From an optimization exercise on the open Yosys and OpenROAD flow, aimed at small area and a short achievable clock period; shortcuts taken in it are not production practice. At most, simulation tests tie the RTL to the original design; equivalence was not proved. The series may have gaps, and a smaller design here may also do less where the tests do not look. The RTL of runs 2 to 4 was laid out without a check of its function. Power is estimated from default activity; no workload was simulated.

Run 1, pin placement:
(3 px per micron) Pins as bars across the die edge, other pins in grey.
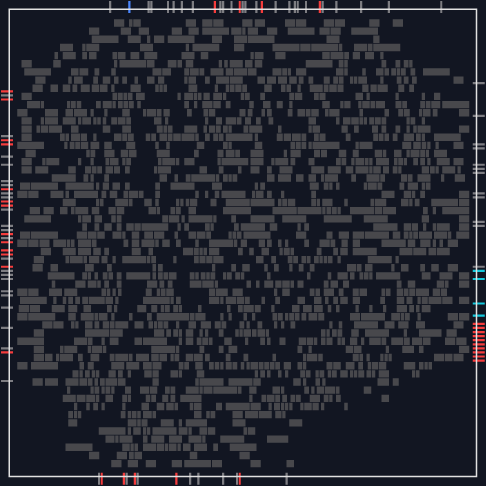
Run 1, signal metal coverage by tile:
(2 px per micron) 31 x 31 tiles, from black (low) to pale yellow (high), scaled to the fullest tile. Values are wire area over tile area, all layers added.
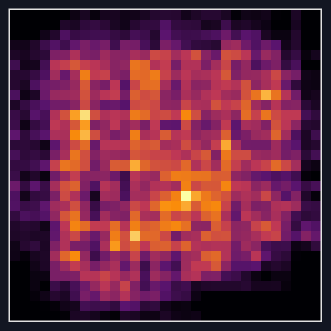
Run 1, placement by cell class:
(4 px per micron)
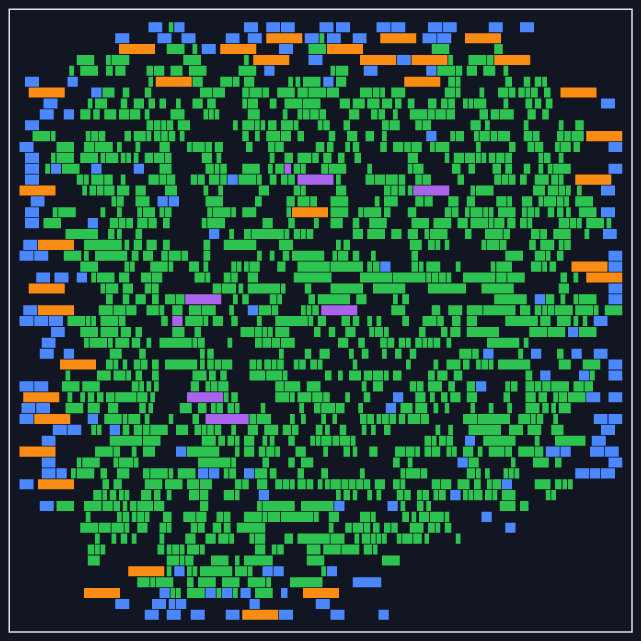
Run 1, clock distribution:
(4 px per micron)
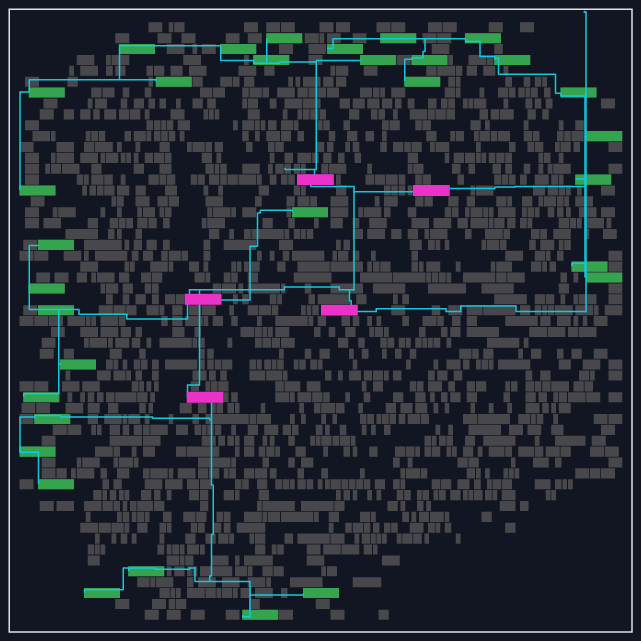
<file path="design.v">
`timescale 10ns/100ps
module alu_add (
    input  [31: 0] rs1,
    input  [31: 0] rs2,
    output [31: 0] rd
    );
    assign rd = rs1 + rs2;
endmodule
module alu_sub (
    input  [31: 0] rs1,
    input  [31: 0] rs2,
    output [31: 0] rd
    );
    assign rd = rs1 - rs2;
endmodule
module alu_sll (
    input  [31: 0] rs1,
    input  [31: 0] rs2,
    output [31: 0] rd
    );
    wire   [ 4: 0]  amount;
    assign amount = rs2[4: 0];
    assign rd = rs1 << amount;
endmodule
module alu_slt (
    input  [31: 0] rs1,
    input  [31: 0] rs2,
    output [31: 0] rd
    );
    assign rd = {31'b0, $signed(rs1) < $signed(rs2)};
endmodule
module alu_sltu (
    input  [31: 0] rs1,
    input  [31: 0] rs2,
    output [31: 0] rd
    );
    assign rd = {31'b0, rs1 < rs2};
endmodule
module alu_xor (
    input  [31: 0] rs1,
    input  [31: 0] rs2,
    output [31: 0] rd
    );
    assign rd = rs1 ^ rs2;
endmodule
module alu_srl (
    input  [31: 0] rs1,
    input  [31: 0] rs2,
    output [31: 0] rd
    );
    wire   [ 4: 0]  amount;
    assign amount = rs2[4: 0];
    assign rd = rs1 >> amount;
endmodule
module alu_sra (
    input  [31: 0] rs1,
    input  [31: 0] rs2,
    output [31: 0] rd
    );
    wire   [ 4: 0]  amount;
    assign amount = rs2[4: 0];
    assign rd = $signed(rs1) >>> amount;
endmodule
module alu_or (
    input  [31: 0] rs1,
    input  [31: 0] rs2,
    output [31: 0] rd
    );
    assign rd = rs1 | rs2;
endmodule
module alu_and (
    input  [31: 0] rs1,
    input  [31: 0] rs2,
    output [31: 0] rd
    );
    assign rd = rs1 & rs2;
endmodule
`timescale 1ns/100ps
module alu (
    input      [31: 0] rs1,
    input      [31: 0] rs2,
    input      [ 3: 0] mode,
    input              clk,
    input              reset,
    output reg [31: 0] rd
    );
    wire       [31: 0] add_out,  sub_out, sll_out, slt_out,
                       sltu_out, xor_out, srl_out, sra_out,
                       or_out,   and_out;
    alu_add iadd   (.rs1(rs1), .rs2(rs2), .rd(add_out));
    alu_sub isub   (.rs1(rs1), .rs2(rs2), .rd(sub_out));
    alu_sll isll   (.rs1(rs1), .rs2(rs2), .rd(sll_out));
    alu_slt islt   (.rs1(rs1), .rs2(rs2), .rd(slt_out));
    alu_sltu isltu (.rs1(rs1), .rs2(rs2), .rd(sltu_out));
    alu_xor ixor   (.rs1(rs1), .rs2(rs2), .rd(xor_out));
    alu_srl isrl   (.rs1(rs1), .rs2(rs2), .rd(srl_out));
    alu_sra isra   (.rs1(rs1), .rs2(rs2), .rd(sra_out));
    alu_or ior     (.rs1(rs1), .rs2(rs2), .rd(or_out));
    alu_and iand   (.rs1(rs1), .rs2(rs2), .rd(and_out));
    always @(posedge clk or posedge reset) begin
        if (reset) 
	        rd = 32'b0;
	    else
            case (mode)
                4'b0000:  rd = add_out;
                4'b1000:  rd = sub_out;
                4'b0001:  rd = sll_out;
                4'b0010:  rd = slt_out;
                4'b0011: rd = sltu_out;
                4'b0100:  rd = xor_out;
                4'b0101:  rd = srl_out;
                4'b1101:  rd = sra_out;
                4'b0110:   rd = or_out;
                4'b0111:  rd = and_out;
                default:      rd = 32'b0;
            endcase
    end
endmodule
</file>
<file path="run.sh">
#!/bin/bash
# synth_recipe.tcl (not shown) runs the flow's synth.tcl, then flattens the netlist and writes it again
# the make line also repeats each setting of config.mk as NAME=value (left out here)
make -C /OpenROAD-flow-scripts/flow DESIGN_CONFIG=/design/flow/config.mk WORK_HOME=/design/flow/orfs CLKGATE_MAP_FILE= SYNTH_SCRIPT=/design/flow/synth_recipe.tcl finish
</file>
<file path="config.mk">
export PLATFORM = sky130hd
export DESIGN_NAME = alu
export DESIGN_NICKNAME = alu
export VERILOG_FILES = /design/flow/design.v
export SDC_FILE = /design/flow/constraint.sdc
export NUM_CORES = 4
export LEC_CHECK = 0
export CAP_MARGIN = 20
export CORE_MARGIN = 2
export CORE_UTILIZATION = 40
export SLEW_MARGIN = 20
</file>
<file path="constraint.sdc">
create_clock -name core_clock -period 5.0 [get_ports {clk}]
set_input_delay 1.0000 -clock core_clock [delete_from_list [all_inputs] [get_ports {clk}]]
set_output_delay 1.0000 -clock core_clock [all_outputs]
set_load 0.01 [all_outputs]
</file>
==> impl_metrics.yaml, run 1 <==
run_status:
  status: "timing/DRC/antenna clean"
power_and_ir_drop:
  p_leak_nw: 4.42
  p_per_area_nw_per_um2: 171
  p_comb_mw: 1.12
  p_int_uw: 986
  combPwrFrac_pct: 61.6
  seq_cell_power_uw: 306
timing:
  rsz0062_at_grt: "no"
  min_period_ps: 4360
worst_setup_path:
  critPathSlowestCell: "a311oi_1"
  arrival_ps: 4550
  end_kind: "register"
  crit_chain: "clkdlybuf4s50_1 > buf_4 > ha_1 > inv_1 > fa_1 > nor2b_1 > o31a_1 > o41a_1 > o21a_1 > a311oi_1 > nor3_1 > a211oi_2 > o21ai_1 > a221o_1"
  critPathKind: "primary input to register"
  cpPeakStageDelay_ps: 500
  worst_ep_required_time_ps: 5190
  critPathCapture: "rd[26]"
route:
  routed_wl_microns: 39600
  drc: 0
  avgRoutedWirePerCell_microns: 24.0
finish:
  final_common_cell: "nor2_1"
  largest_reg_flops: 32
  multiInputGateArea_sq_um: 7560
  finalNetCount: 1536
cts:
  root_buffer: "clkbuf_16"
  cts_tree: "done"
  post-cts-setup-buffers: 0
  clockBufferDepth: 2
  cts_made_buffers: 5
global_route:
  grt_max_degree: 67
  grt-ovfl-total: 0
  antenna_found_initial: 0
  grt_pass1_vias: 10000
  grt_usage_pct: 32.3
job:
  maxCapViolations: 0
floorplanning:
  die_area_sq_um: 24100
  io_pins: 102
logic_synthesis:
  yosysWarnings: 1
  synthArstFlopShare_pct: 100
  synthesis.nets: 1470
place:
  hpwl_microns: 29800
  place_inst: 1645
hold_path:
  hold_path_class: "primary input to async pin"
Back to the opening pictures, 'pin placement':
colour	port	pins	direction	edge
cyan	mode	4	input	right
blue	reset	1	input	top
red	rs1	32	input	13 left, 10 right, 5 bottom, 4 top
all pins by edge	35 left, 28 top, 26 right, 13 bottom
Die X: 155 microns
port buffer count: 101

Back to the opening pictures, 'signal metal coverage by tile':
emptiest ninth of the die	bottom right
densest ninth of the die	middle
fullest tile	0.88
nearly empty tiles	11%

Back to the opening pictures, 'placement by cell class':
colour	class	cells	share of their area
orange	flops	32	7.8%
purple	clock drivers and dummy loads	8	1.6%
green	all other logic	1169	77%
blue	other buffers and delay cells	159	14%
post-layout util: 47.3%
cell area after layout: 10700 sq um
FP Rows: 55

Back to the opening pictures, 'clock distribution':
[magenta] cells driving clock nets | count: 5
[green] flip-flops | count: 32
[cyan] clock wires | length: 986 microns
flops lie	all over the die
Clk pwr share: 21.6%
P_clk: 395 uW

[run 1: logic make-up after synthesis]
family | share of synthesized area [%]
xor gates and xnor gates | 0.861
AOI/OAI and AO/OA | 34.5
DFF | 8.75
adders and majority gates | 13.7
muxes | 13.7
and+or+nand+nor | 19.8
buffers and inverters | 8.75
[run 1: stage by stage]
step	power, mW	instance area (sq um)	setup slack, ps
global route	1.93	10700	436
global placement	1.40	10500	445
finish	1.83	10700	642
detailed placement	1.40	10500	436
CTS	1.81	10700	735
floorplan	0.993	9160	320
[run 1: per-layer routing]
metal  track usage [%]  part of all wire (%)
met5                 0                     0
met4              11.0                   3.6
met3              4.51                   9.2
met2              50.4                    44
met1              45.9                    44
[run 1: synth_stat cells (5+ instances only)]
cell / number / share of area, %
and2_1: 8 / 0.55
a211oi_1: 33 / 2.7
buf_1: 11 / 0.45
nand2_1: 108 / 4.4
a21o_1: 15 / 1.2
mux2i_1: 27 / 3.0
and3_1: 5 / 0.34
a311oi_1: 5 / 0.48
inv_1: 84 / 3.4
clkinv_1: 5 / 0.21
ha_1: 97 / 13
a221o_1: 9 / 0.98
xnor2_1: 8 / 0.77
nor2_1: 163 / 6.7
o211ai_1: 25 / 2.1
mux2_2: 8 / 0.98
nand4_1: 8 / 0.55
clkbuf_1: 61 / 2.5
o221ai_1: 11 / 1.1
dfrtp_1: 32 / 8.7
nor3_1: 38 / 2.1
o2111ai_1: 12 / 1.1
o21bai_1: 7 / 0.57
mux4_2: 36 / 8.9
nand2b_1: 13 / 0.89
o31ai_1: 14 / 1.1
buf_4: 9 / 0.74
nand3_1: 20 / 1.1
a31oi_1: 10 / 0.68
o21ai_0: 111 / 6.1
a221oi_1: 15 / 1.4
a211o_1: 5 / 0.48
or3_1: 10 / 0.68
o22ai_1: 15 / 1.0
buf_2: 15 / 0.82
nor4_1: 7 / 0.48
o21a_1: 9 / 0.74
o21ai_1: 17 / 0.93
a21oi_1: 133 / 7.3
nor2b_1: 11 / 0.75
a22oi_1: 14 / 1.1
[run 1: area by class of cell]
cell class,instances,share of cell area (%)
multi-input cells,1080,70.9
repair buffers,159,13.5
flip-flops and latches,32,7.51
well taps,285,3.34
clock buffers,5,1.17
clock inverters,3,0.399
inverters,89,3.13
Run 1, IR drop map:
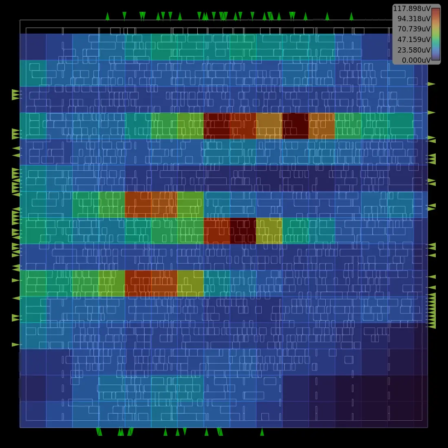

## Run 2: what changed since run 1
==> design.v (replaced) <==
`timescale 1ns/100ps
module alu (
    input      [31: 0] rs1,
    input      [31: 0] rs2,
    input      [ 3: 0] mode,
    input              clk,
    input              reset,
    output reg [31: 0] rd
    );
    wire sub    = mode[3] | (~mode[2] & mode[1]);           
    wire sel_as = (mode[2:0] == 3'b000);                    
    wire sel_lt = (mode[3:1] == 3'b001);                    
    wire sel_sl = (mode == 4'b0001);
    wire sel_sr = (mode[2:0] == 3'b101);                    
    wire sel_x  = (mode == 4'b0100);
    wire sel_o  = (mode == 4'b0110);
    wire sel_a  = (mode == 4'b0111);
    wire [31: 0] b = rs2 ^ {32{sub}};
    wire [32: 0] s = {1'b0, rs1} + {1'b0, b} + {32'b0, sub};
    wire         c32 = s[32];
    wire         lt  = ~c32 ^ (~mode[0] & (rs1[31] ^ rs2[31]));
    wire [31: 0] rs1_rev;
    genvar i;
    generate
        for (i = 0; i < 32; i = i + 1) begin : g_rev
            assign rs1_rev[i] = rs1[31 - i];
        end
    endgenerate
    wire [31: 0] sh_in = mode[2] ? rs1 : rs1_rev;
    wire         fill  = mode[3] & rs1[31];
    wire [31: 0] sr    = $signed({fill, sh_in}) >>> rs2[4:0];
    wire [31: 0] sr_rev;
    generate
        for (i = 0; i < 32; i = i + 1) begin : g_rrev
            assign sr_rev[i] = sr[31 - i];
        end
    endgenerate
    wire [31: 0] logic_out = ({32{sel_x}} & (rs1 ^ rs2)) |
                             ({32{sel_o}} & (rs1 | rs2)) |
                             ({32{sel_a}} & (rs1 & rs2));
    wire [31: 0] result = ({32{sel_as}} & s[31:0]) |
                          ({32{sel_sr}} & sr) |
                          ({32{sel_sl}} & sr_rev) |
                          logic_out |
                          {31'b0, sel_lt & lt};
    always @(posedge clk or posedge reset) begin
        if (reset)
            rd <= 32'b0;
        else
            rd <= result;
    end
endmodule
Run 2, IR drop map:
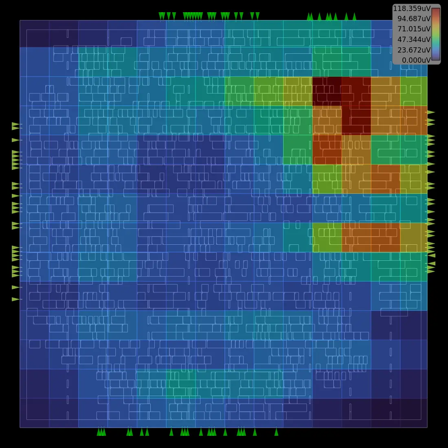
P_int: 982 uW
Psw: 773 uW

Run 2, signal metal coverage by tile:
(3 px per micron) 28 x 28 tiles, from black (low) to pale yellow (high), scaled to the fullest tile. Values are wire area over tile area, all layers added.
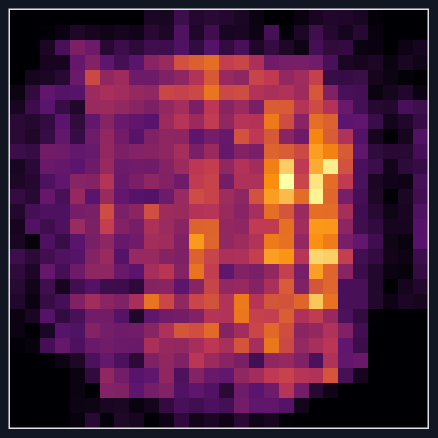
densest ninth of the die	middle
mean over tiles	0.24
emptiest ninth of the die	bottom left
nearly empty tiles	13%
WL per Instance: 24.1 microns
total wire length: 29000 microns
Overall Global Routing Usage: 28.9%

==> run 2 against run 1 <==
Still clean on timing, DRC and antenna. Critical path depth decreased by 1. Worst setup slack got worse by 7.2 ps. Die area decreased by 20%. Via count decreased by 29%. Synthesized cell count decreased by 31%. Sequential power about the same. Power decreased by 3.8%. Worst hold slack got worse by 3.6 ps. Non-clock buffer count decreased by 36. Largest power group unchanged. Highest routed layer unchanged.
==> impl_metrics.yaml, run 2 <==
finish:
  largest_reg_flops: 32
  finalNetCount: 1148
  multiInputGateArea_sq_um: 5930
  final_common_cell: "ha_1"
  final_util_pct: 48.1
cts:
  cts_tree: "done"
  post-cts-setup-buffers: 0
  clockBufferDepth: 2
  root_buffer: "clkbuf_16"
  cts_made_buffers: 5
timing:
  rsz0062_at_grt: "no"
  min_period_ps: 4360
  min_period_over_period_pct: 87.3
power_and_ir_drop:
  p_leak_nw: 3.84
  seq_cell_power_uw: 303
  combPwrFrac_pct: 63.3
  pg_clk_uw: 340
  p_clk_share_pct: 19.4
  p_per_area_nw_per_um2: 203
  p_comb_mw: 1.11
  ir_drop_v: 0.000216
global_route:
  antenna_found_initial: 0
  grt_max_degree: 40
  grt_pass1_vias: 6833
  grt-ovfl-total: 0
  grt_pass1_wl_microns: 43000
worst_setup_path:
  cp-start-kind: "primary input"
  worst_ep_required_time_ps: 5100
  end_kind: "register"
  arrival_ps: 4460
logic_synthesis:
  synthesis.nets: 1077
  yosys.area.top_type_share_pct: 17.6
  synth.largest_area_cell: "ha_1"
  yosysWarnings: 1
  synthArstFlopShare_pct: 100
  synth_area_leaders: "ha_1 18%, dfrtp_1 11%, mux4_2 8.6%"
  yosysMostFrequentCell: "ha_1"
place:
  gp_congestion: 1.02
  io_buffers: 101
  hpwl_microns: 23800
job:
  maxCapViolations: 0
floorplanning:
  die_w_microns: 139
  die_area_sq_um: 19400
  num_rows: 49
run_status:
  status: "timing/DRC/antenna clean"
route:
  top_layer: "met4"
  drc: 0
  wl_met2_microns: 13100
  wl_met3_microns: 2140
[run 2: changes by cell type after synthesis, sizes merged, moves of 13 or more]
cell,change
a21oi,-68
o31ai,-13
nor3,-28
nor2,-112
o211ai,-17
xnor2,+37
a211oi,-22
clkbuf,-32
o22ai,-13
xor2,+13
o21ai,-51
[run 2: area by class of cell]
class / instances / share of cell area, %
Timing Repair Buffer: 123 / 13.6
Clock inverter: 3 / 0.492
Inverter: 76 / 3.30
Multi-Input combinational cell: 736 / 68.6
Tap cell: 229 / 3.31
Sequential cell: 32 / 9.26
Clock buffer: 5 / 1.45
[run 2: kinds of logic (layout without fill, tap and decap cells)]
family                   after synthesis  after routing  share of synthesized area [%]
adder cells (fa/ha/maj)              104            104                           17.9
flip-flops                            32             32                           11.0
XOR/XNOR                              59             59                           7.07
AND/OR/NAND/NOR                      209            209                           12.7
multiplexers                          73             73                           16.4
AO/OA/AOI/OAI                        291            291                           26.8
buffers and inverters                135            207                           8.16
[run 2: worst max-delay path, stage by stage]
cell             delay, ps
clkdlybuf4s50_1        470
nor2b_1                270
nor2_4                  80
buf_12                 190
xnor2_1                150
ha_1                   340
a21oi_1                250
o21ai_0                140
a211oi_1               480
nand2_1                180
a311oi_1               340
xor2_1                 380
o221ai_1               180
[run 2: routing by layer]
layer / GRT usage (%) / vias up
met3: 3.28 / 53
met5: 0 / -
met1: 42.0 / 3704
met2: 44.9 / 392
li1: - / 3481
met4: 9.09 / 0
[run 2: worst paths after layout]
kind	from	to	cells after the start
hold / removal	reset	rd[18]	3
max in group asynchronous	reset	rd[2]	3
min in group core_clock	mode[1]	rd[0]	4
setup / recovery	mode[1]	rd[19]	13
[run 2: stage by stage]
| stage | hold slack (ps) | setup WS (ps) | area (sq um) | std cells | total power [mW] |
|---|---|---|---|---|---|
| floorplan | 1120 | 870 | 7310 | 903 | 0.978 |
| global placement | 1410 | 505 | 8480 | 1196 | 1.39 |
| detailed placement | 1410 | 447 | 8480 | 1196 | 1.38 |
| CTS | 1120 | 710 | 8640 | 1204 | 1.73 |
| global route | 1160 | 341 | 8650 | 1204 | 1.85 |
| finish | 1110 | 635 | 8650 | 1204 | 1.76 |
Run 2, placement by cell class:
(4 px per micron)
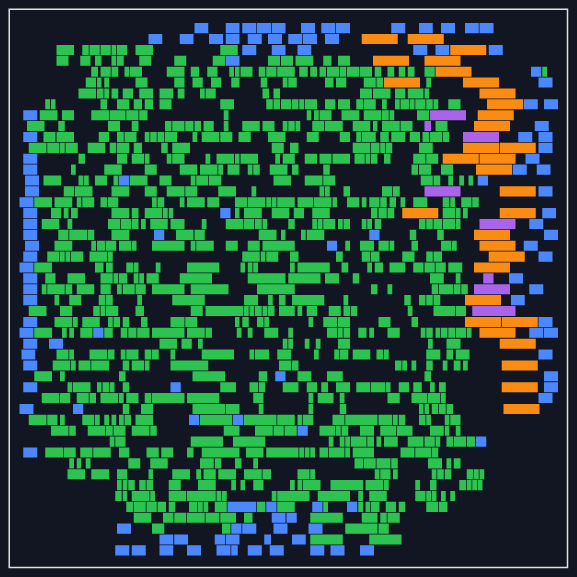

## Run 3: what changed since run 2
--- a/config.mk
+++ b/config.mk
@@ -8,4 +8,5 @@
 export CAP_MARGIN = 20
 export CORE_MARGIN = 2
 export CORE_UTILIZATION = 40
+export SETUP_SLACK_MARGIN = 1.0
 export SLEW_MARGIN = 20
Run 3, placement by cell class:
(4 px per micron)
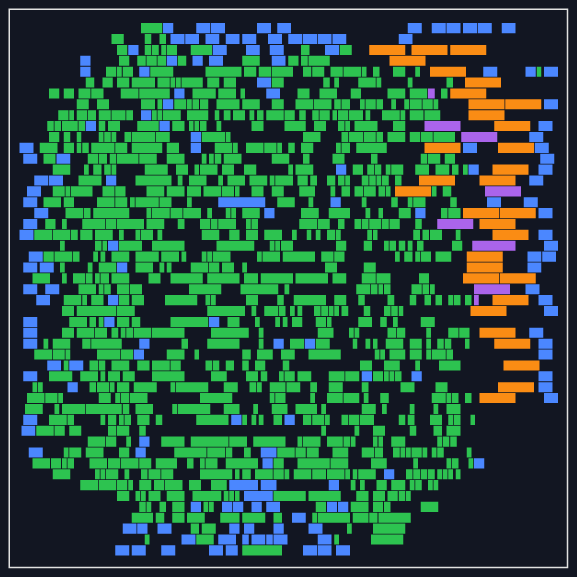
colour	class	cells	share of their area
purple	clock drivers and dummy loads	8	1.8%
green	all other logic	812	73%
orange	flops	32	8.7%
blue	other buffers and delay cells	157	16%
area of the core: 18000 sq um
FP Rows: 49

Run 3, pin placement:
(3 px per micron) Pins as bars across the die edge, other pins in grey.
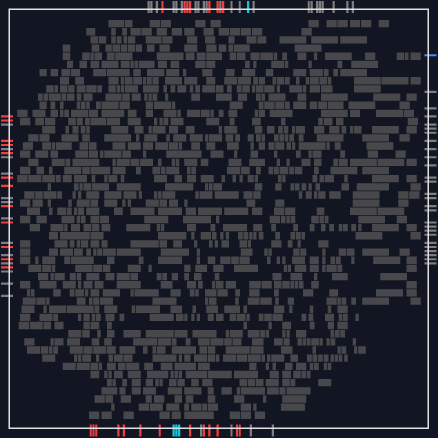
colour	port	pins	direction	edge
blue	reset	1	input	right
cyan	mode	4	input	3 bottom, 1 top
red	rs1	32	input	13 bottom, 12 left, 7 top
all pins by edge	30 top, 27 right, 25 left, 20 bottom

==> run 3 against run 2 <==
Final cell count grew 2.8%. Maximum frequency grew 13%. Die area is the same. Combinational power grew 18%. Critical path type unchanged. Worst setup slack gained 490 ps. Global-route usage grew 1.5 points. Sequential cell count is the same.
==> impl_metrics.yaml, run 3 <==
run_status:
  status: "timing/DRC/antenna clean"
logic_synthesis:
  synth.largest_area_cell: "ha_1"
  yosys.area.top_type_share_pct: 17.6
  synth_fa_ha_area_share_pct: 17.9
  synth_mux_area_share_pct: 16.4
  synth_compound_area_share_pct: 26.8
  synth_area_leaders: "ha_1 18%, dfrtp_1 11%, mux4_2 8.6%"
  synth_common_cells: "103 x ha_1, 96 x nand2_1, 75 x inv_1, 69 x o21ai_0, 64 x a21oi_1"
  yosysWarnings: 1
  yosys.area_share.xor_xnor_pct: 7.07
  synth_top_family_by_area: "compound AO/OA/AOI/OAI gates"
  synthesis.nets: 1077
floorplanning:
  die_w_microns: 139
  die_area_sq_um: 19400
  io_pins: 102
worst_setup_path:
  arrival_ps: 3970
  critPathKind: "primary input to register"
  cp-start-kind: "primary input"
  cpMostUsedCell: "a21oi_2"
  cp_num_buf_inv: 4
  cp_top_family: "compound AO/OA/AOI/OAI gates"
timing:
  rsz0062_at_grt: "no"
  min_period_over_period_pct: 77.5
  min_period_ps: 3870
  setup_ws_ps: 1130
global_route:
  use_met1_pct: 43.2
  met3_usage_pct: 3.69
  top_usage_layer: "met2"
  grt_pass1_vias: 7324
  use_met2_pct: 47.4
  grt-ovfl-total: 0
  antenna_found_initial: 0
hold_path:
  hold_path_class: "primary input to async pin"
job:
  maxCapViolations: 0
power_and_ir_drop:
  p_clk_share_pct: 17.1
  combPwrFrac_pct: 67.3
  ir_drop_v: 0.000196
  p_int_mw: 1.09
  p_per_area_nw_per_um2: 206
  power_mw: 1.95
  power_switching_uw: 862
finish:
  final_util_pct: 52.6
  stdcell_area_sq_um: 9460
  fin_cells: 1238
  largest_reg_flops: 32
route:
  drc: 0
  avgRoutedWirePerCell_microns: 24.7
  routed_wl_microns: 30600
cts:
  root_buffer: "clkbuf_16"
  cts_tree: "done"
place:
  io_buffers: 101
  post-place-ws_ps: 346
  hpwl_microns: 23600
  gp_congestion: 1.02
==> run 3: power by group through the flow <==
stage / sequential [mW] / clock, mW / combinational [mW]
2_1_floorplan: 0.327 / 0 / 0.651
3_3_place_gp: 0.308 / 0 / 1.09
3_5_place_dp: 0.309 / 0 / 1.09
4_1_cts: 0.304 / 0.338 / 1.20
5_1_grt: 0.308 / 0.348 / 1.39
6_report: 0.304 / 0.333 / 1.31
==> run 3: repair_timing <==
action | in CTS | in global routing
hold endpoints to repair | 0 | 0
setup endpoints to repair | 17 | 20
resized for setup | 62 | 39
gates cloned | 1 | 0
pin swaps | 25 | 32
buffers inserted | 18 | 16
==> run 3: kinds of logic (layout without fill, tap and decap cells) <==
family / Yosys count / in the layout
buf+inv: 135 / 241
flops: 32 / 32
fa+ha+maj: 104 / 104
simple gates: 209 / 209
xor+xnor: 59 / 59
mux: 73 / 73
compound gates: 291 / 291
==> run 3: final timing paths <==
check                          to  depth (start not counted)
worst max-delay path       rd[27]                         14
worst min-delay path       rd[28]                          3
max in group asynchronous   rd[8]                          3
min in group core_clock     rd[0]                          4
==> run 3: area by class of cell <==
cell class | count | area, sq um | share of cell area (%)
inverters | 76 | 289 | 3.06
flip-flops and latches | 32 | 801 | 8.47
clock inverters | 2 | 35.0 | 0.371
well taps | 229 | 287 | 3.03
clock buffers | 6 | 129 | 1.36
repair buffers | 157 | 1480 | 15.7
multi-input cells | 736 | 6430 | 68.1
==> run 3: layer usage <==
| metal | share of wire, % | wire (microns) |
|---|---|---|
| met3 | 9.2 | 2810 |
| met5 | 0 | 0 |
| met2 | 44 | 13400 |
| met1 | 42 | 12900 |
| met4 | 5.0 | 1520 |
Run 3, clock distribution:
(4 px per micron)
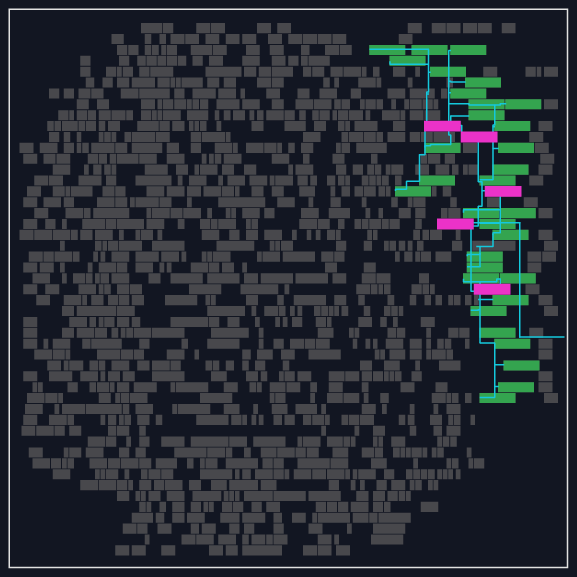

## Run 4: what changed since run 3
==> flow/run.sh (new file) <==
#!/bin/bash
# Standard ORFS layout, with plain buf_1 cells as the port buffers.
set -euo pipefail
export BUFFER_PORTS_ARGS="-buffer_cell sky130_fd_sc_hd__buf_1"
bash standard.sh finish > flow_make.log 2>&1
==> standard.sh (new file) <==
#!/bin/bash
# synth_recipe.tcl (not shown) runs the flow's synth.tcl, then flattens the netlist and writes it again
# the make line also repeats each setting of config.mk as NAME=value (left out here)
make -C /OpenROAD-flow-scripts/flow DESIGN_CONFIG=/design/flow/config.mk WORK_HOME=/design/flow/orfs CLKGATE_MAP_FILE= SYNTH_SCRIPT=/design/flow/synth_recipe.tcl "${@:-finish}"
--- a/config.mk
+++ b/config.mk
@@ -8,5 +8,4 @@
 export CAP_MARGIN = 20
 export CORE_MARGIN = 2
 export CORE_UTILIZATION = 40
-export SETUP_SLACK_MARGIN = 1.0
 export SLEW_MARGIN = 20
removed: run.sh
Run 4, clock distribution:
(4 px per micron)
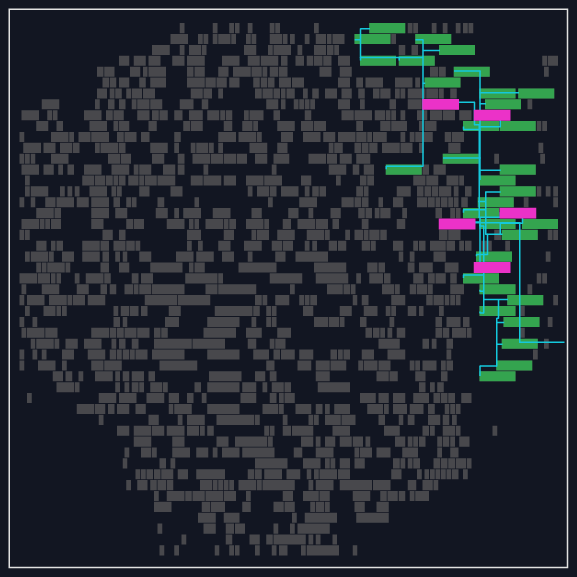
[green] flip-flops | count: 32
[cyan] clock wires | length: 395 microns
[magenta] cells driving clock nets | count: 5
routed clock nets	6

==> run 4 against run 3 <==
Global-route usage shrank 1.8 points. Power down 18%. Utilization down 8.2 points. Worst setup slack worse by 420 ps. Sequential cell count unchanged. Synthesized area unchanged. Die area unchanged. Final cell count down 2.7%. Final area down 16%. Wire length is 7.0% lower. Clock power is 17% lower. Largest cell class unchanged. Highest routed layer unchanged.
==> impl_metrics.yaml, run 4 <==
run_status:
  status: "timing/DRC/antenna clean"
timing:
  rsz0062_at_grt: "no"
  min_period_ps: 4290
  min_period_over_period_pct: 85.9
  fmax_mhz: 233
worst_setup_path:
  arrival_ps: 4460
  end_kind: "register"
  cp-start-kind: "primary input"
  critPathKind: "primary input to register"
  worst_ep_required_time_ps: 5170
global_route:
  grt-ovfl-total: 0
  grt_max_degree: 40
  grt_pass1_wl_microns: 42700
  antenna_found_initial: 0
  grt_pass1_vias: 6826
  grt_usage_pct: 28.5
logic_synthesis:
  ys_types: 73
  synth.largest_area_cell: "ha_1"
  synthesis.nets: 1077
  yosysMostFrequentCell: "ha_1"
  yosys.area.top_type_share_pct: 17.6
  yosysWarnings: 1
  synth_area_leaders: "ha_1 18%, dfrtp_1 11%, mux4_2 8.6%"
  synth-edff-count: 0
  synth-seq-cells: 32
  synthArstFlopShare_pct: 100
  synth_common_cells: "103 x ha_1, 96 x nand2_1, 75 x inv_1, 69 x o21ai_0, 64 x a21oi_1"
route:
  routed_wl_microns: 28400
  avgRoutedWirePerCell_microns: 23.6
  drc: 0
cts:
  ctsResizeCount: 0
  clockBufferDepth: 2
  root_buffer: "clkbuf_16"
  post-cts-setup-buffers: 0
  cts_tree: "done"
  cts-hold-fix-buffers: 0
hold_path:
  hold_path_class: "primary input to async pin"
finish:
  largest_reg_flops: 32
  finalNetCount: 1149
  final_common_cell: "ha_1"
  regArea_sq_um: 801
  drive_gt1_share_pct: 8.82
  multiInputGateArea_sq_um: 5920
floorplanning:
  num_rows: 49
  io_pins: 102
  die_area_sq_um: 19400
  die_w_microns: 139
place:
  io_buffers: 101
  hpwl_microns: 23300
  gp_congestion: 1.03
job:
  maxCapViolations: 0
power_and_ir_drop:
  power_mw: 1.60
  ir_drop_v: 0.000298
Run 4, placement by cell class:
(4 px per micron)
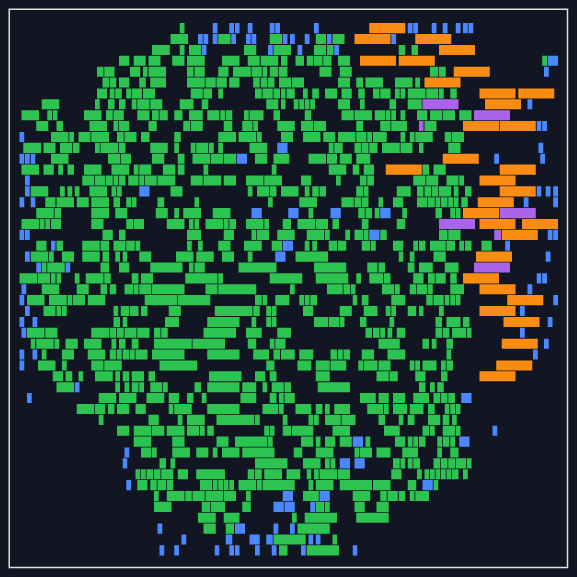
colour	class	cells	share of their area
purple	clock drivers and dummy loads	7	1.7%
blue	other buffers and delay cells	124	7.2%
green	all other logic	812	81%
orange	flops	32	10%
post-layout util: 44.5%
Seq area share: 10.0%

[run 4: changes by cell type in the layout (fill, tap and decap cells not counted), moves of 4 or more]
cell             before  now
a21oi_2              17    1
ha_1                 94  103
buf_4                51   23
clkdlybuf4s50_1      97    0
a21oi_1              47   64
ha_2                  5    0
o21ai_0              64   69
xnor2_2              13    0
ha_4                  4    0
buf_1                 0   99
xnor2_1              31   45
[run 4: worst max-delay path: stages]
cell	delay, ps
buf_1	190
nor2_4	600
buf_4	400
xnor2_1	150
ha_1	280
and3_4	180
and2_1	210
a221o_1	340
a221o_1	330
a21o_1	240
a31oi_1	220
a41oi_1	60
o221ai_1	230
[run 4: cell type report]
cell class | instances | area share, %
multi-input combinational | 736 | 74.2
sequential | 32 | 10.0
inverter | 76 | 3.57
clock buffer | 6 | 1.61
clock inverter | 1 | 0.0627
tap | 229 | 3.59
timing repair buffer | 124 | 6.94
[run 4: metrics by stage]
| stage | area (sq um) | hold slack [ps] | setup WS (ps) | cells |
|---|---|---|---|---|
| final | 7990 | 775 | 707 | 1204 |
| after global routing | 7990 | 825 | 467 | 1204 |
| after CTS | 7990 | 790 | 733 | 1204 |
| after detailed placement | 7850 | 1080 | 464 | 1197 |
| after global placement | 7850 | 1070 | 575 | 1197 |
| after floorplan | 7310 | 1120 | 870 | 903 |
[run 4: kinds of logic (layout without fill, tap and decap cells)]
group	Yosys count	after routing	synth area share, %
flip-flops	32	32	11.0
multiplexers	73	73	16.4
XOR/XNOR	59	59	7.07
buffers and inverters	135	207	8.16
AO/OA/AOI/OAI	291	291	26.8
adder cells (fa/ha/maj)	104	104	17.9
AND/OR/NAND/NOR	209	209	12.7
[run 4: routing by layer]
layer  GRT usage [%]  part of all wire (%)  vias to the layer above
li1                -                     -                     3475
met1            40.9                    43                     3667
met2            43.6                    43                      420
met3            4.01                   9.4                       77
met4            10.7                   4.6                        0
met5               0                     0                        -
[run 4: final timing paths]
check,to,slack [ps],cells past startpoint,start
worst min-delay path,rd[25],770,3,reset
worst max-delay path,rd[30],710,13,mode[3]
max in group asynchronous,rd[13],3940,3,reset
min in group core_clock,rd[0],1210,4,mode[1]
[run 4: where the power goes]
part           total [mW]  switching, mW  leakage [nW]  internal, mW
sequential          0.304        0.00927         0.418         0.294
combinational        1.02          0.649          3.08         0.374
clock               0.275         0.0947        0.0667         0.180
total                1.60          0.753          3.57         0.848
Run 4, pin placement:
(3 px per micron) Pins as bars across the die edge, other pins in grey.
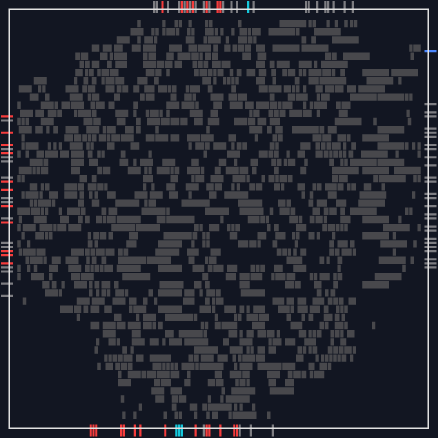

## Run 5: what changed since run 4
--- a/design.v
+++ b/design.v
@@ -7,6 +7,7 @@
     input              reset,
     output reg [31: 0] rd
     );
+    localparam ARCH = 0;
     wire sub    = mode[3] | (~mode[2] & mode[1]);           
     wire sel_as = (mode[2:0] == 3'b000);                    
     wire sel_lt = (mode[3:1] == 3'b001);                    
@@ -15,12 +16,44 @@
     wire sel_x  = (mode == 4'b0100);
     wire sel_o  = (mode == 4'b0110);
     wire sel_a  = (mode == 4'b0111);
-    wire [31: 0] b = rs2 ^ {32{sub}};
-    wire [32: 0] s = {1'b0, rs1} + {1'b0, b} + {32'b0, sub};
-    wire         c32 = s[32];
+    wire [31: 0] b  = rs2 ^ {32{sub}};
+    wire [31: 0] pb = rs1 ^ b;
+    wire [31: 0] gb = rs1 & b;
+    wire [31: 0] pl = pb;
+    wire [31: 0] gl = gb;
+    wire [31: 0] G [0:5];
+    wire [31: 0] P [0:5];
+    assign G[0] = {gb[31:1], gb[0] | (pb[0] & sub)};
+    assign P[0] = pb;
+    genvar l, i;
+    generate
+        for (l = 0; l < 5; l = l + 1) begin : g_lvl
+            for (i = 0; i < 32; i = i + 1) begin : g_bit
+                if (ARCH == 0) begin : g_skl
+                    if ((i >> l) & 1) begin : g_op
+                        assign G[l+1][i] = G[l][i] | (P[l][i] & G[l][((i >> l) << l) - 1]);
+                        assign P[l+1][i] = P[l][i] & P[l][((i >> l) << l) - 1];
+                    end else begin : g_pass
+                        assign G[l+1][i] = G[l][i];
+                        assign P[l+1][i] = P[l][i];
+                    end
+                end else if (ARCH == 2) begin : g_ks
+                    if (i >= (1 << l)) begin : g_op
+                        assign G[l+1][i] = G[l][i] | (P[l][i] & G[l][i - (1 << l)]);
+                        assign P[l+1][i] = P[l][i] & P[l][i - (1 << l)];
+                    end else begin : g_pass
+                        assign G[l+1][i] = G[l][i];
+                        assign P[l+1][i] = P[l][i];
+                    end
+                end
+            end
+        end
+    endgenerate
+    wire [32: 0] c  = {G[5], sub};
+    wire [31: 0] s  = pb ^ c[31:0];
+    wire         c32 = c[32];
     wire         lt  = ~c32 ^ (~mode[0] & (rs1[31] ^ rs2[31]));
     wire [31: 0] rs1_rev;
-    genvar i;
     generate
         for (i = 0; i < 32; i = i + 1) begin : g_rev
             assign rs1_rev[i] = rs1[31 - i];
@@ -35,10 +68,9 @@
             assign sr_rev[i] = sr[31 - i];
         end
     endgenerate
-    wire [31: 0] logic_out = ({32{sel_x}} & (rs1 ^ rs2)) |
-                             ({32{sel_o}} & (rs1 | rs2)) |
-                             ({32{sel_a}} & (rs1 & rs2));
-    wire [31: 0] result = ({32{sel_as}} & s[31:0]) |
+    wire [31: 0] logic_out = ({32{sel_x | sel_o}} & pl) |
+                             ({32{sel_a | sel_o}} & gl);
+    wire [31: 0] result = ({32{sel_as}} & s) |
                           ({32{sel_sr}} & sr) |
                           ({32{sel_sl}} & sr_rev) |
                           logic_out |
Run 5, pin placement:
(4 px per micron) Pins as bars across the die edge, other pins in grey.
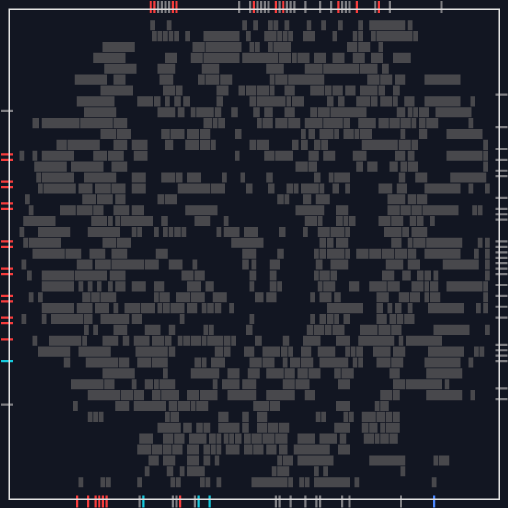
colour	port	pins	direction	edge
red	rs1	32	input	15 left, 10 top, 7 bottom
blue	reset	1	input	bottom
cyan	mode	4	input	3 bottom, 1 left
die height: 122 microns
Die X: 122 microns

==> run 5 against run 4 <==
Sequential power about the same. Power down 12%. Final cell count down 27%. Sequential share of layout area up 2.7 points. First-iteration DRC count down 22%. Worst setup slack better by 130 ps. Utilization up 1.4 points. Synthesized area down 24%. Non-clock buffer count down 5. Critical path type unchanged. Critical endpoint is now rd[26]. Largest cell class unchanged.
==> impl_metrics.yaml, run 5 <==
run_status:
  status: "timing/DRC/antenna clean"
worst_setup_path:
  end_kind: "register"
  cp-start-kind: "primary input"
  critPathSlowestCell: "a21oi_4"
  cp_num_buf_inv: 4
  worst_ep_required_time_ps: 5150
  arrival_ps: 4310
  cpPeakStageDelay_ps: 430
floorplanning:
  io_pins: 102
global_route:
  grt_max_degree: 40
  grt_pass1_wl_microns: 31000
logic_synthesis:
  yosysWarnings: 1
  synth_area_leaders: "mux4_2 15%, dfrtp_1 14%, ha_1 7.2%"
  yosys.area.top_type_share_pct: 15.3
  synthesis.nets: 728
  synth-seq-cells: 32
  synthArstFlopShare_pct: 100
  synth.largest_area_cell: "mux4_2"
  synth-edff-count: 0
cts:
  ctsResizeCount: 0
  cts-hold-fix-buffers: 0
  cts_made_buffers: 5
place:
  io_buffers: 101
  post-place-ws_ps: 610
  gp_congestion: 0.986
  hpwl_microns: 15800
  dpl-instance-area_sq_um: 6170
finish:
  finalNetCount: 807
  regArea_sq_um: 801
  multiInputGateArea_sq_um: 4540
  largest_reg_flops: 32
  final_util_pct: 45.8
  drive_gt1_share_pct: 14.6
route:
  drc: 0
  routed_wl_microns: 20100
  avgRoutedWirePerCell_microns: 22.8
timing:
  min_period_ps: 4160
  min_period_over_period_pct: 83.2
  fmax_mhz: 240
hold_path:
  hold_path_class: "primary input to async pin"
power_and_ir_drop:
  p_per_area_nw_per_um2: 224
Run 5, clock distribution:
(4 px per micron)
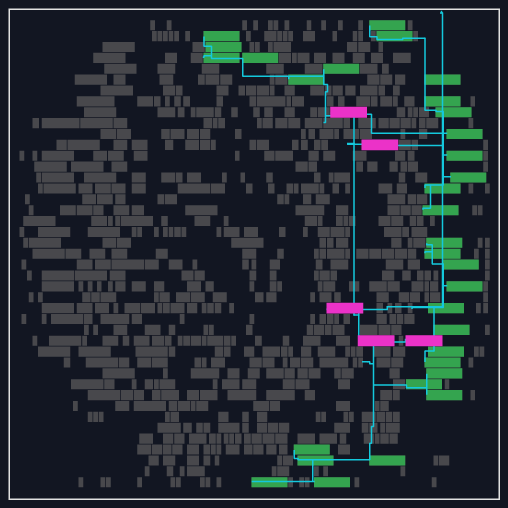
[cyan] clock wires | length: 510 microns
[magenta] cells driving clock nets | count: 5
[green] flip-flops | count: 32
routed clock nets	6

## run 5: cell count changes in the layout (fill, tap and decap cells not counted), moves of 9 or more
cell / before / now
a21oi_1: 64 / 37
a222oi_1: 2 / 13
ha_1: 103 / 32
inv_1: 75 / 12
mux2_2: 13 / 24
mux4_2: 28 / 38
nand2_1: 96 / 45
nor2_1: 50 / 39
o211ai_1: 8 / 19
o21ai_0: 69 / 37
o221ai_1: 19 / 5
xnor2_1: 45 / 36
## run 5: kinds of logic (layout without fill, tap and decap cells)
logic type	count (synthesis)	count (layout)	share of synthesized area (%)
fa+ha+maj	37	37	8.97
mux	99	99	27.5
flops	32	32	14.3
buf+inv	62	142	4.75
xor+xnor	42	42	6.59
simple gates	145	145	12.3
compound gates	204	204	25.5
## run 5: final timing paths
kind | from | end
max in group asynchronous | reset | rd[24]
min in group core_clock | rs2[31] | rd[0]
setup / recovery | mode[2] | rd[26]
hold / removal | reset | rd[28]
## run 5: area by class of cell
cell class	count	area share, %
Clock buffer	8	2.32
Multi-Input combinational cell	527	72.0
Inverter	15	0.892
Tap cell	180	3.57
Sequential cell	32	12.7
Timing Repair Buffer	119	8.58
## run 5: stage by stage
stage | cells | power [mW]
floorplan | 621 | 0.864
global placement | 873 | 1.09
detailed placement | 873 | 1.10
CTS | 881 | 1.41
global route | 881 | 1.51
finish | 881 | 1.41
## run 5: report_power, final
part           leakage [nW]  internal, mW  total [mW]  switching (mW)
sequential            0.415         0.298       0.307         0.00906
clock                0.0712         0.198       0.304           0.106
combinational          1.92         0.327       0.802           0.476
## run 5: per-layer routing
layer	part of all wire, %	vias to the layer above	track usage, %
met5	0	-	0
met4	1.6	0	6.25
met3	8.2	21	3.75
met2	45	282	41.7
met1	46	2801	40.6
li1	-	2617	-
Run 5, placement by cell class:
(4 px per micron)
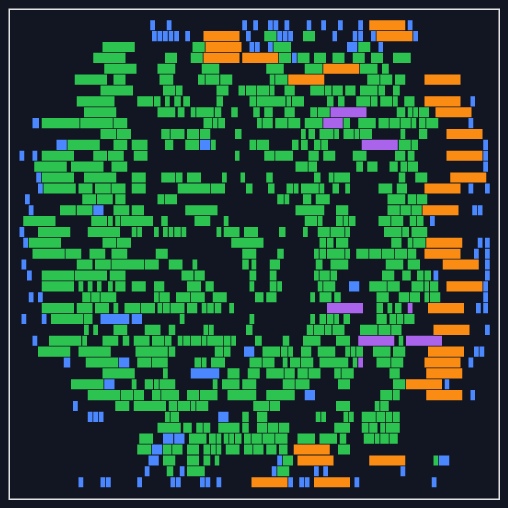

## Run 6: what changed since run 5
--- a/config.mk
+++ b/config.mk
@@ -7,5 +7,5 @@
 export LEC_CHECK = 0
 export CAP_MARGIN = 20
 export CORE_MARGIN = 2
-export CORE_UTILIZATION = 40
+export CORE_UTILIZATION = 70
 export SLEW_MARGIN = 20
Run 6, placement by cell class:
(6 px per micron)
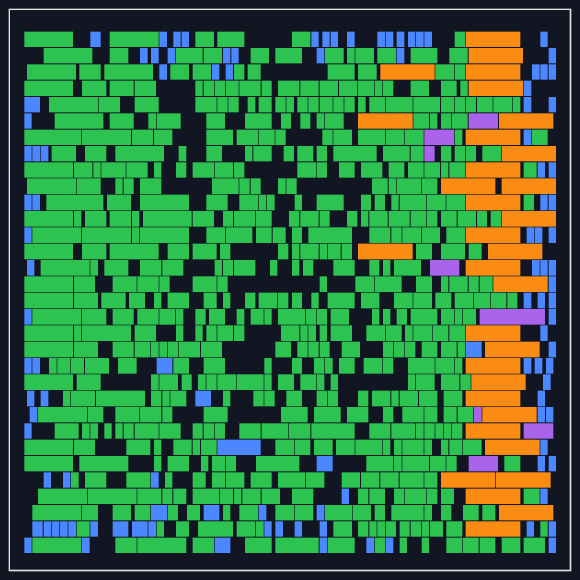
colour	class	cells	share of their area
purple	clock drivers and dummy loads	8	1.8%
green	all other logic	542	77%
orange	flops	32	13%
blue	other buffers and delay cells	112	8.0%
Seq area share: 13.1%
area of the core: 7730 sq um
post-layout util: 79.1%
cell area after layout: 6120 sq um
FP Rows: 32

Run 6, signal metal coverage by tile:
(4 px per micron) 19 x 19 tiles, from black (low) to pale yellow (high), scaled to the fullest tile. Values are wire area over tile area, all layers added.
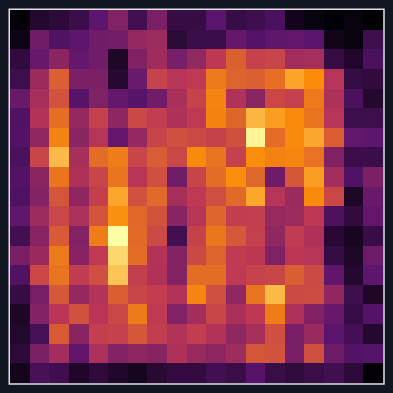
tiles over half the peak	39%
nearly empty tiles	1.4%
densest ninth of the die	middle
Overall Global Routing Usage: 46.1%
routed vias: 6134
total wire length: 19800 microns
WL per Instance: 24.9 microns

==> run 6 against run 5 <==
Still clean on timing, DRC and antenna. Sequential share of layout area is 0.41 points higher. Sequential power hardly changed. Count of clock-buffer cells in the layout is 2 lower. Maximum frequency is 2.2% lower.
==> impl_metrics.yaml, run 6 <==
run_status:
  status: "timing/DRC/antenna clean"
finish:
  finalNetCount: 800
  final_common_cell: "buf_1"
cts:
  ctsResizeCount: 0
  cts_tree: "done"
  cts_made_buffers: 5
hold_path:
  hold_path_class: "primary input to async pin"
power_and_ir_drop:
  p_int_uw: 769
  seq_power_share_pct: 22.4
  power_switching_uw: 603
  p_clk_share_pct: 18.0
  ir_drop_v: 0.000109
  switching_share_pct: 43.9
  combPwrFrac_pct: 59.5
logic_synthesis:
  synthesis.nets: 728
  yosysMostFrequentCell: "nand2_1"
  synthArstFlopShare_pct: 100
  synth_area_leaders: "mux4_2 15%, dfrtp_1 14%, ha_1 7.2%"
  synth-edff-count: 0
floorplanning:
  die_area_sq_um: 8700
  die_w_microns: 93.3
  io_pins: 102
route:
  drc: 0
worst_setup_path:
  cp-start-kind: "primary input"
  critPathSlowestCell: "a21oi_4"
global_route:
  antenna_found_initial: 1
  grt_pass1_wl_microns: 31000
  use_met2_pct: 70.1
  grt_pass1_vias: 5782
job:
  maxCapViolations: 0
place:
  io_buffers: 101
timing:
  min_period_ps: 4250
==> run 6: cell counts after synthesis <==
Identical to the previous run, type by type.
==> run 6: worst min path at each step <==
stage / endpoint / startpoint / cells past startpoint
after global placement: rd[0] / reset / 2
after detailed placement: rd[31] / reset / 2
after global routing: rd[31] / reset / 2
final: rd[0] / reset / 2
after CTS: rd[30] / reset / 2
after floorplan: rd[0] / reset / 1
==> run 6: metrics by stage <==
stage	setup slack (ps)	std cells	power [mW]	utilization (%)	cell area, sq um
6_report	747	796	1.37	79.1	6120
4_1_cts	816	796	1.34	79.1	6120
3_3_place_gp	699	788	1.06	77.8	6010
3_5_place_dp	531	788	1.09	77.8	6010
5_1_grt	508	796	1.43	79.1	6120
2_1_floorplan	442	621	0.864	-	5580
==> run 6: cells by family (layout without fill, tap and decap cells) <==
logic type	count (synthesis)	count (layout)	synth area share, %
fa+ha+maj	37	37	8.97
xor+xnor	42	42	6.59
compound gates	204	204	25.5
mux	99	99	27.5
simple gates	145	145	12.3
buf+inv	62	135	4.75
flops	32	32	14.3
==> run 6: power groups by stage <==
stage	clock network, mW	registers, mW	logic [mW]
final	0.248	0.308	0.817
after global routing	0.252	0.312	0.869
after CTS	0.244	0.308	0.784
after detailed placement	0	0.313	0.773
after global placement	0	0.312	0.745
after floorplan	0	0.334	0.530
==> run 6: layout make-up <==
class | count | area [sq um] | share of cell area [%]
clock buffers | 6 | 72.6 | 1.19
clock inverters | 2 | 35.0 | 0.573
inverters | 15 | 56.3 | 0.921
multi-input cells | 527 | 4550 | 74.3
flip-flops and latches | 32 | 801 | 13.1
well taps | 102 | 128 | 2.09
repair buffers | 112 | 477 | 7.79
==> run 6: metal layers <==
| metal | up-vias | share of wire (%) |
|---|---|---|
| li1 | 2606 | - |
| met1 | 2845 | 37 |
| met2 | 586 | 44 |
| met3 | 97 | 14 |
| met4 | 0 | 4.3 |
| met5 | - | 0 |
==> run 6: worst max-delay path, delay by kind of cell <==
| family | cells | cell delay [ps] |
|---|---|---|
| AO/OA/AOI/OAI | 5 | 1640 |
| AND/OR/NAND/NOR | 3 | 820 |
| buffers and inverters | 2 | 480 |
| adder cells (fa/ha/maj) | 1 | 320 |
| XOR/XNOR | 1 | 140 |

## Gallery

IR drop map.
panel A
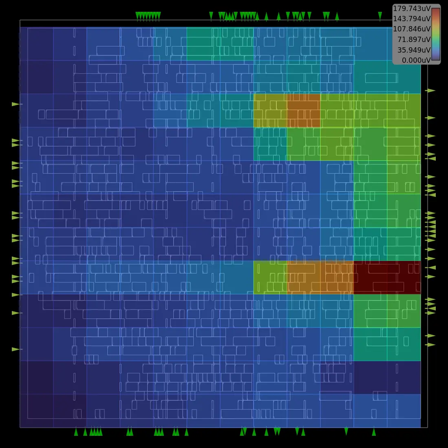
panel B
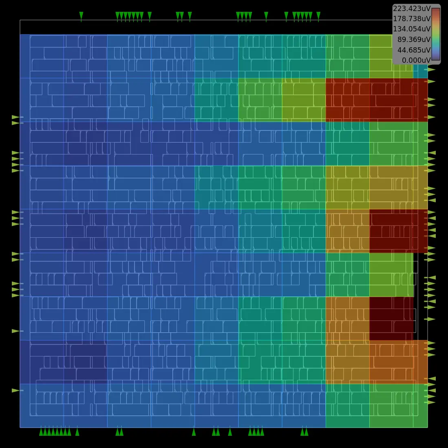
panel C
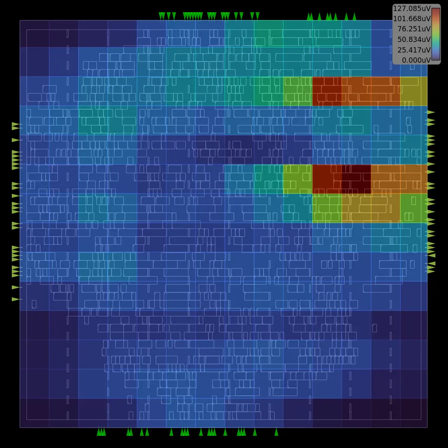
panel D
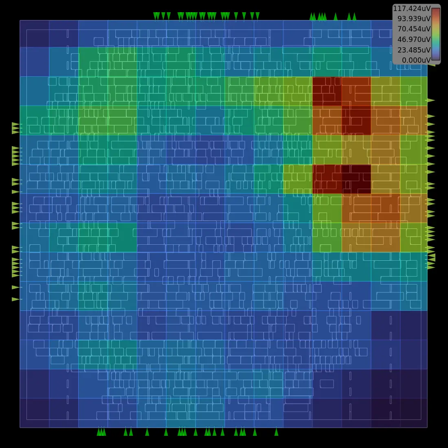
Panel B comes from run 6.
Panel D comes from run 3.
Panel C comes from run 4.
Panel A comes from run 5.


## Gallery

Signal metal coverage by tile.
shot_01.png
(3 px per micron) 28 x 28 tiles, from black (low) to pale yellow (high), scaled to the fullest tile. Values are wire area over tile area, all layers added.
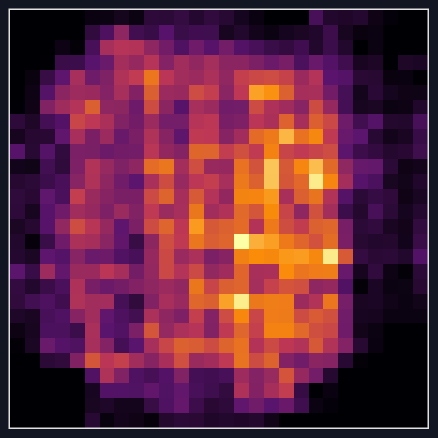
shot_02.png
(3 px per micron) 24 x 24 tiles, from black (low) to pale yellow (high), scaled to the fullest tile. Values are wire area over tile area, all layers added.
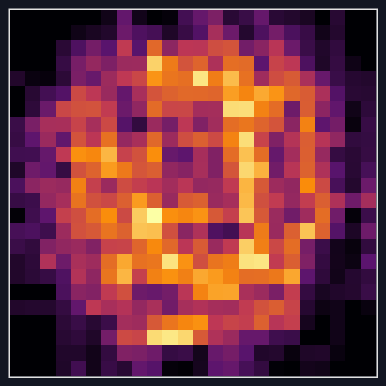
shot_01.png is run 3.
shot_02.png is run 5.

-- separate check: timing with driven ports --
In the flow no input, the clock included, has a driving cell. The finished layouts below were timed again as built, in two steps.
Step 1 sets driving cells, clkbuf_16 on the clock port and buf_2 on the other inputs (assumed; they add their load-dependent delay and slew).
Step 2 adds t to the input delays and takes it off the output delays; t is the mean of the earliest and latest rising clock arrival at the registers after step 1. Input paths then give back, and output paths get back, about the clock's delay inside the block.
Slacks: ideal / step 1 / step 2; pairs: ideal / step 1.
run	shift t [ns]	setup WS [ns]	worst setup path after step 2	cell pins on the clock port's net
run 1	0.348	0.642 / 0.670 / 0.322	input to register	1
run 2	0.302	0.635 / 0.642 / 0.339	input to register	1
run 3	0.297	1.126 / 1.140 / 0.843	input to register	1
run 4	0.297	0.707 / 0.719 / 0.421	input to register	1
run 5	0.312	0.840 / 0.851 / 0.539	input to register	1
run 6	0.319	0.747 / 0.752 / 0.433	input to register	1
After both steps setup and hold are still met in every run listed. The setup slack of run 1, which loses most, moves by +0.028 ns with the drivers and by -0.320 ns with both steps.
